From an optimization exercise on the open Yosys and OpenROAD flow, aimed at small area; shortcuts taken in it are not production practice.
For this run, only the layout was checked, not whether the RTL still works.

==> run.sh <==
#!/bin/bash
# synth_recipe.tcl (not shown) runs the flow's synth.tcl, then flattens the netlist and writes it again
# the make line also repeats each setting of config.mk as NAME=value (left out here)
make -C /OpenROAD-flow-scripts/flow DESIGN_CONFIG=/design/flow/config.mk WORK_HOME=/design/flow/orfs CLKGATE_MAP_FILE= SYNTH_SCRIPT=/design/flow/synth_recipe.tcl finish
==> config.mk <==
export PLATFORM = sky130hd
export DESIGN_NAME = top_module
export DESIGN_NICKNAME = top_module
export VERILOG_FILES = /design/flow/design.v
export SDC_FILE = /design/flow/constraint.sdc
export NUM_CORES = 4
export LEC_CHECK = 0
export CAP_MARGIN = 20
export CORE_MARGIN = 2
export CORE_UTILIZATION = 40
export SLEW_MARGIN = 20
==> design.v <==
module fq_div #(parameter N = 2)(
    input org_clk,
    input sys_rst_n,
    output reg div_n_clk
); 
    reg [63:0] count;
always @(posedge org_clk or negedge sys_rst_n) begin
    if (!sys_rst_n) begin
        div_n_clk <= 1'b0;
    end else if (count == N - 2) begin
        div_n_clk <= 1'b1;
    end else begin
        div_n_clk <= 1'b0;
    end
end
always @(posedge org_clk or negedge sys_rst_n) begin
    if (!sys_rst_n) begin
        count <= 0;
    end else if (count == N - 1) begin
        count <= 0;
    end else begin
        count <= count + 1;
    end
end
endmodule 
module cnt_nb #(
    parameter Max = 15,
    parameter Min = 0
)(
    input clk,
    input clk_en,
    input enable,
    input sys_rst_n,
    input U_D,  
    output reg [$clog2(Max + 1) - 1:0] cnt
);
    wire dir = U_D;
    always @(posedge clk or negedge sys_rst_n) begin
        if (!sys_rst_n) begin
            cnt <= Min;
        end else if (!clk_en) begin
            cnt <= cnt;
        end else if (!enable) begin
            cnt <= cnt;
        end else if (cnt == Max && dir == 0) begin
            cnt <= Min;
        end else if (cnt == Min && dir == 1) begin
            cnt <= Max;
        end else begin
            cnt <= (dir) ? cnt - 1 : cnt + 1;
        end
    end
endmodule
module shift_reg #(parameter N = 8, parameter SHIFT = 1) (
    input sys_rst_n,
    input clk,
    input clk_en,
    input enable,
    input [N-1:0] in,
    input [N-1:0] init,
    input load,
    input dir,  
    output [N-1:0] out
);
    reg [N-1:0] shift;
    always @(posedge clk or negedge sys_rst_n) begin
        if (!sys_rst_n) begin
            shift <= init;
        end else if (!clk_en) begin
            shift <= shift;
        end else if (!enable) begin
            shift <= shift;
        end else if (load) begin
            shift <= in;
        end else begin
            shift <= (dir) ? {shift[N-SHIFT-1:0], shift[N - 1: N - SHIFT]} : {shift[SHIFT - 1: 0], shift[N-1:SHIFT]};
        end
    end
    assign out = shift;
endmodule
module svn_dcdr_n (
    input [3:0] in,
    input clk,
    input clk_en,
    input sys_rst_n,
    output CA, CB, CC, CD, CE, CF, CG,
    output DP,
    output [7:0] AN
);
svn_dcdr svn1 (
    .in(in),
    .CA(CA),
    .CB(CB),
    .CC(CC),
    .CD(CD),
    .CE(CE),
    .CF(CF),
    .CG(CG),
    .DP(DP)
);
shift_reg #(8, 1) display_shift (
    .sys_rst_n(sys_rst_n),
    .clk(clk),
    .clk_en(clk_en),
    .enable(1'b1),
    .in(8'b11_111_110),
    .init(8'b11_111_110),
    .load(1'b0),
    .dir(1'b1),
    .out(AN)
);
endmodule
module svn_dcdr (
  input [3:0] in,
  output CA, CB, CC, CD, CE, CF, CG,
  output DP
);
assign {CA, CB, CC, CD, CE, CF, CG, DP} = 
  (in == 4'h0) ? 8'b00000011 :
  (in == 4'h1) ? 8'b10011111 :
  (in == 4'h2) ? 8'b00100101 :
  (in == 4'h3) ? 8'b00001101 :
  (in == 4'h4) ? 8'b10011001 :
  (in == 4'h5) ? 8'b01001001 :
  (in == 4'h6) ? 8'b01000001 :
  (in == 4'h7) ? 8'b00011111 :
  (in == 4'h8) ? 8'b00000001 :
  (in == 4'h9) ? 8'b00001001 :
  (in == 4'ha) ? 8'b11100101 :
  (in == 4'hb) ? 8'b11111101 :
  (in == 4'hc) ? 8'b10111001 :
  (in == 4'hd) ? 8'b11111101 :
  (in == 4'he) ? 8'b11000001 :
  8'b11111111;
endmodule
module bin_to_bcd_converter #(
    parameter DIGITS = 4
)(
    input  [(DIGITS*4)-1:0] in,
    output reg  [(DIGITS*4)-1:0] out
);
    localparam N = DIGITS * 4;
    integer i, j;
    reg [N + DIGITS*4 - 1:0] shift_reg;
    always @(*) begin
        shift_reg = 0;
        shift_reg[N-1:0] = in;
        for (i = 0; i < N; i = i + 1) begin
            for (j = 0; j < DIGITS; j = j + 1) begin
                if (shift_reg[N + j*4 +: 4] >= 5)
                    shift_reg[N + j*4 +: 4] = shift_reg[N + j*4 +: 4] + 3;
            end
            shift_reg = shift_reg << 1;
        end
        for (j = 0; j < DIGITS; j = j + 1) begin
            out[j*4 +: 4] = shift_reg[N + j*4 +: 4];
        end
    end
endmodule
module marquee #(parameter N = 32) (
    input sys_clk,
    input sys_rst_n,
    input enable,
    input dir,
    input [N-1:0] seq,
    output CA, 
    output CB,
    output CC, 
    output CD,
    output CE,
    output CF, 
    output CG,
    output DP,
    output [7:0] AN
);
wire [2:0] cnt;
wire clk_low;
wire clk_high;
parameter WIDTH = 4;
wire [N - 1 : 0] seq_shift;
fq_div #(50_000) fq_div_200 (  
    .sys_rst_n(sys_rst_n),
    .org_clk(sys_clk),
    .div_n_clk(clk_low)
);
fq_div #(500) fq_div_10 (  
    .sys_rst_n(sys_rst_n),
    .org_clk(sys_clk),
    .div_n_clk(clk_high)
);
cnt_nb #(.Max(8 - 1), .Min(0)) cnt_7 (
    .clk(sys_clk),
    .clk_en(clk_high),
    .sys_rst_n(sys_rst_n),
    .enable(1'b1),
    .U_D(1'b0),
    .cnt(cnt)
);
svn_dcdr_n svn1 (
    .in(seq_shift[cnt * WIDTH +: WIDTH]),
    .clk(sys_clk),
    .clk_en(clk_high),
    .sys_rst_n(sys_rst_n),
    .CA(CA),
    .CB(CB),
    .CC(CC),
    .CD(CD),
    .CE(CE),
    .CF(CF),
    .CG(CG),
    .DP(DP),
    .AN(AN)
);
marquee_shift #(.N(N), .SHIFT(WIDTH)) sequence_shift (
    .sys_rst_n(sys_rst_n),
    .clk(sys_clk),
    .clk_en(clk_low),
    .enable(enable),
    .seq(seq),
    .init(seq),
    .dir(dir),
    .out(seq_shift)
);
endmodule
module marquee_shift #(parameter N = 32, parameter SHIFT = 4) (
    input sys_rst_n,
    input clk,
    input clk_en,
    input enable,
    input [N-1:0] seq,
    input [N-1:0] init,
    input dir,  
    output [N-1:0] out
);
    reg [N-1:0] shift;
    wire [$clog2(N/SHIFT)-1:0] cnt;
    always @(*) begin
        if (!sys_rst_n) begin
            shift = init;
        end else begin
            shift = (seq >> (SHIFT * cnt)) | (seq << (N - SHIFT * cnt));
        end
    end
    assign out = shift;
    cnt_nb #(.Max(N/SHIFT - 1), .Min(0)) cnt_ (
        .clk(clk),
        .clk_en(clk_en),
        .sys_rst_n(sys_rst_n),
        .enable(enable),
        .U_D(dir),
        .cnt(cnt)
    );
endmodule
module RGB_led (
    input sys_clk,
    input sys_rst_n,
    input [7:0] in_R,
    input [7:0] in_G, 
    input [7:0] in_B,
    output R, G, B
);
PWM pwmR (
    .clk(sys_clk),
    .sys_rst_n(sys_rst_n),
    .duty_cycle(in_R),
    .out(R)
);
PWM pwmG (
    .clk(sys_clk),
    .sys_rst_n(sys_rst_n),
    .duty_cycle(in_G),
    .out(G)
);
PWM pwmB (
    .clk(sys_clk),
    .sys_rst_n(sys_rst_n),
    .duty_cycle(in_B),
    .out(B)
);
endmodule
module PWM (
    input clk,
    input sys_rst_n,
    input [7:0] duty_cycle,  
    output reg out
);
wire [6:0] cnt;  
always @(*) begin
    if (!sys_rst_n) begin
        out = 0;
    end else begin
        out = (cnt <= duty_cycle);
    end
end
PWM_counter #(
    .Max(100),
    .Min(1)
) PWM_cnt (
    .clk(clk),
    .enable(1'b1),
    .sys_rst_n(sys_rst_n),
    .U_D(1'b0),  
    .cnt(cnt)
);
endmodule
module PWM_counter #(
    parameter Max = 15,
    parameter Min = 0
)(
    input clk,
    input enable,
    input sys_rst_n,
    input U_D,  
    output reg [$clog2(Max + 1) - 1:0] cnt
);
    wire dir = U_D;
    always @(posedge clk or negedge sys_rst_n) begin
        if (!sys_rst_n) begin
            cnt <= Min;
        end else if (!enable) begin
            cnt <= cnt;
        end else if (cnt == Max && dir == 0) begin
            cnt <= Min;
        end else if (cnt == Min && dir == 1) begin
            cnt <= Max;
        end else begin
            cnt <= (dir) ? cnt - 1 : cnt + 1;
        end
    end
endmodule
module top_module (
    input sys_clk,
    input sys_rst_n,
    output CA,
    output CB,
    output CC,
    output CD,
    output CE,
    output CF,
    output CG,
    output DP,
    output [7:0] AN,
    output R_out,
    output G_out,
    output B_out
);
    parameter threshold = 1;
    parameter RED = 0, YELLOW = 1, GREEN = 2;
    reg [1:0] Q, Q_next;
    parameter [3*3-1:0] cnt_next_enable = 9'b001_100_010;
    reg [2:0] cnt_enable;
    wire [3:0] cnt [2:0];
    wire [2:0] cnt_yellow;
    reg [3:0] cnt_out;
    wire [7:0] cnt_out_dec;
    wire clk;
    parameter R = 0, G = 1, B = 2;
    parameter [8*3-1:0] in_RED = 24'h00_00_32;
    parameter [8*3-1:0] in_YELLOW = 24'h00_19_19;
    parameter [8*3-1:0] in_GREEN = 24'h00_32_00;
    reg [8*3-1:0] in;
    fq_div #(50_000) div_clk (  
        .org_clk(sys_clk),
        .sys_rst_n(sys_rst_n),
        .div_n_clk(clk)
    );
    cnt_nb_down #(.Max(10), .Min(1)) cnt_RED (
        .clk(sys_clk),
        .clk_en(clk),
        .sys_rst_n(sys_rst_n),
        .enable(cnt_enable[RED]),
        .cnt(cnt[RED])
    );
    cnt_nb_down #(.Max(5), .Min(1)) cnt_YELLOW (
        .clk(sys_clk),
        .clk_en(clk),
        .sys_rst_n(sys_rst_n),
        .enable(cnt_enable[YELLOW]),
        .cnt(cnt_yellow)
    );
    assign cnt[YELLOW] = {1'b0, cnt_yellow};
    cnt_nb_down #(.Max(10), .Min(1)) cnt_GREEN (
        .clk(sys_clk),
        .clk_en(clk),
        .sys_rst_n(sys_rst_n),
        .enable(cnt_enable[GREEN]),
        .cnt(cnt[GREEN])
    );
    bin_to_bcd_converter #(.DIGITS(2)) b2d1 (
        .in({4'h0, cnt_out}),
        .out(cnt_out_dec)
    );
    marquee #(.N(32)) m1 (
        .sys_clk(sys_clk),
        .sys_rst_n(sys_rst_n),
        .enable(1'b0),
        .dir(1'b0),
        .seq({24'hfff_fff, cnt_out_dec}),
        .CA(CA),
        .CB(CB),
        .CC(CC),
        .CD(CD),
        .CE(CE),
        .CF(CF),
        .CG(CG),
        .DP(DP),
        .AN(AN)
    );
    RGB_led led (
        .sys_clk(sys_clk),
        .sys_rst_n(sys_rst_n),
        .in_R(in[R*8 +: 8]),
        .in_G(in[G*8 +: 8]),
        .in_B(in[B*8 +: 8]),
        .R(R_out),
        .G(G_out),
        .B(B_out)
    );
    always @(posedge sys_clk or negedge sys_rst_n) begin
    if (!sys_rst_n) begin
            Q <= RED;
        end else if (!clk) begin
            Q <= Q;
        end else begin
            Q <= Q_next;
        end
    end
    always @(*) begin
        case (Q)
            RED: begin
                if (cnt_out == threshold) begin
                    Q_next = YELLOW;
                end else begin
                    Q_next = RED;
                end
            end
            YELLOW: begin
                if (cnt_out == threshold) begin
                    Q_next = GREEN;
                end else begin
                    Q_next = YELLOW;
                end
            end
            GREEN: begin
                if (cnt_out == threshold) begin
                    Q_next = RED;
                end else begin
                    Q_next = GREEN;
                end
            end
            default: Q_next = RED;
        endcase
    end
    always @(*) begin
        case (Q)
            RED: begin
                cnt_out = cnt[RED];
            end
            YELLOW: begin
                cnt_out = cnt[YELLOW];
            end
            GREEN: begin
                cnt_out = cnt[GREEN];
            end
            default: cnt_out = cnt[RED];
        endcase
    end
    always @(posedge sys_clk or negedge sys_rst_n) begin
        if (!sys_rst_n) begin
            cnt_enable <= 3'b001;
        end else if (!clk) begin
            cnt_enable <= cnt_enable;
        end else if (cnt_out == threshold) begin
            cnt_enable <= cnt_next_enable[Q*3 +: 3];
        end else begin
            cnt_enable <= cnt_enable;
        end
    end
    always @(*) begin
        case (Q)
            RED: begin
                in = in_RED;
            end
            YELLOW: begin
                in = in_YELLOW;
            end
            GREEN: begin
                in = in_GREEN;
            end
            default: in = in_RED;
        endcase
    end
endmodule
module cnt_nb_down #(
    parameter Max = 15,
    parameter Min = 0
)(
    input clk,
    input clk_en,
    input enable,
    input sys_rst_n,
    output reg [$clog2(Max + 1) - 1:0] cnt
);
    always @(posedge clk or negedge sys_rst_n) begin
        if (!sys_rst_n) begin
            cnt <= Max;
        end else if (!clk_en) begin
            cnt <= cnt;
        end else if (!enable) begin
            cnt <= cnt;
        end else if (cnt == Min) begin
            cnt <= Max;
        end else begin
            cnt <= cnt - 1;
        end
    end
endmodule
==> constraint.sdc <==
create_clock -name core_clock -period 10.0 [get_ports {sys_clk}]
set_input_delay 2.0000 -clock core_clock [delete_from_list [all_inputs] [get_ports {sys_clk}]]
set_output_delay 2.0000 -clock core_clock [all_outputs]
set_load 0.01 [all_outputs]
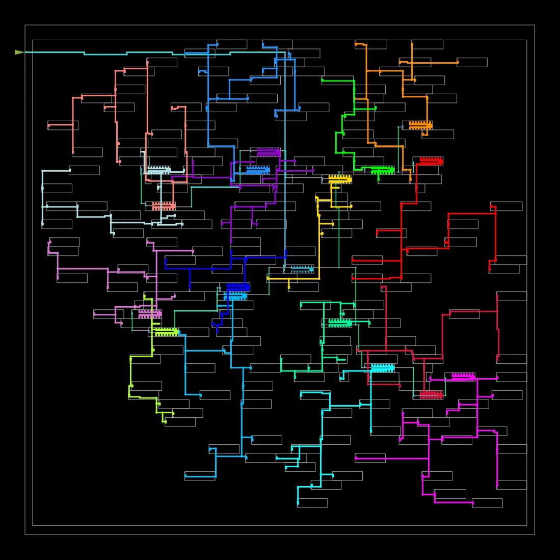
Figure 1: clock tree branches.
H-tree depth reported by CTS: 4
buffer cell driving the clock tree root: sky130_fd_sc_hd__clkbuf_16

==> summary.txt <==
SYNTHESIS
---------------------------------------------------------------------------------
Average footprint of a synthesized cell                                10.4 sq um
Synth top cells by count                                             sky130_fd_sc_hd__dfrtp_1, sky130_fd_sc_hd__nor2_1, sky130_fd_sc_hd__xnor2_1, sky130_fd_sc_hd__nand2_1, sky130_fd_sc_hd__nand3_1
Area of the mapped netlist                                             9010 sq um
Main combinational cell family by area after synthesis               simple AND/OR/NAND/NOR gates
Number of unique standard cell types used by synthesis                         59

LAYOUT
---------------------------------------------------------------------------------
Ratio of cells with drive above 1 in the final layout                       9.42%
Area growth from synthesis to layout                                        12.5%
Non-clock buffers, area share                                               2.06%
Comb_multi_in                                                                 641
Layout clock buffer count                                                      18

DRT
---------------------------------------------------------------------------------
Remaining routing DRC violations                                                0
Starting DRT DRC Count                                                        370
Top layer used by detailed routing                                           met4
Detail Route met2 WL                                                      7720 um
Number of nets still failing antenna checks after routing                       0

TIMING
---------------------------------------------------------------------------------
Share of the clock period used by the worst path                            65.3%
Top achievable clock speed                                              0.153 GHz
Worst slew margin                                                           41.7%

CTS
---------------------------------------------------------------------------------
Worst-path clk slew                                                       0.07 ns
Source-to-sink clock delay at the later pin of the worst-skew pair        0.43 ns
Total CTS buffers                                                              17

MIN PATH
---------------------------------------------------------------------------------
Endpoint, Worst Hold                                                 m1.fq_div_10.count[63]
Worst Hold Class                                                     register to register

GRT
---------------------------------------------------------------------------------
GR met2 Demand/Resource                                                     24.0%
Global routing met1 resource utilization                                    21.1%
Total congestion overflow                                                       0
Vias in the first global route                                               6169
Most Used Layer, Global Route                                                met2

FLOORPLAN
---------------------------------------------------------------------------------
I/O pin cnt                                                                    21

SETUP PATH
---------------------------------------------------------------------------------
Levels on crit path                                                            13
Startpoint type of the worst setup path                                  register
Top fanout value on the critical path                                          10
Worst setup path startpoint                                                  Q[0]
Critical-path cell list                                              inv_1, ha_1, nor2_1, a21oi_1, inv_1, ha_1, and4_1, a211oi_2, xor2_1, o21ai_1, or3_1, a2bb2oi_1, clkdlybuf4s50_1
Buf/Inv on CP                                                                   3
Arr. time, crit path                                                      4.53 ns

PLACEMENT
---------------------------------------------------------------------------------
Count of port buffers added during placement                                   19

OUTCOME
---------------------------------------------------------------------------------
Outcome                                          no timing/DRC/antenna violations

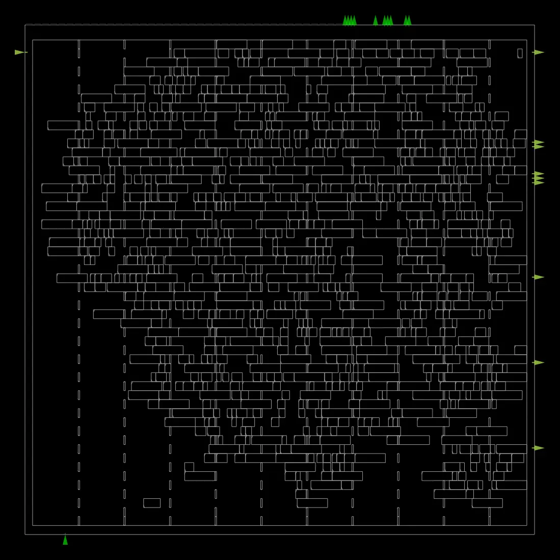
Figure 2: cell placement.
total of fill cells in the finished design: 2047
sequential cell count: 178
sequential cell area share: 44.1%

==> separate check: timing with driven ports <==
The results above use ideal ports. As a check the final layout listed here was re-extracted and re-timed, cells and wires unchanged. Step 1 sets driving cells, clkbuf_16 on the clock port and buf_2 on the other inputs (assumed; they add their load-dependent delay and slew). Step 2 also shifts input and output timing later by t, the mid clock arrival at the registers, as if the neighbouring blocks saw the same clock. a / b / c = ideal / step 1 / step 2; a / b = the first two.
t, ns: 0.462
setup WS [ns]: 3.471 / 3.426 / 3.887
worst hold slack (ns): 0.472 / 0.472 / 0.472
worst data-port slew with drivers (ns): 0.05
After both steps this run still meets setup and hold. For this run, drivers alone change the setup slack by -0.045 ns; drivers and shift together by +0.416 ns.
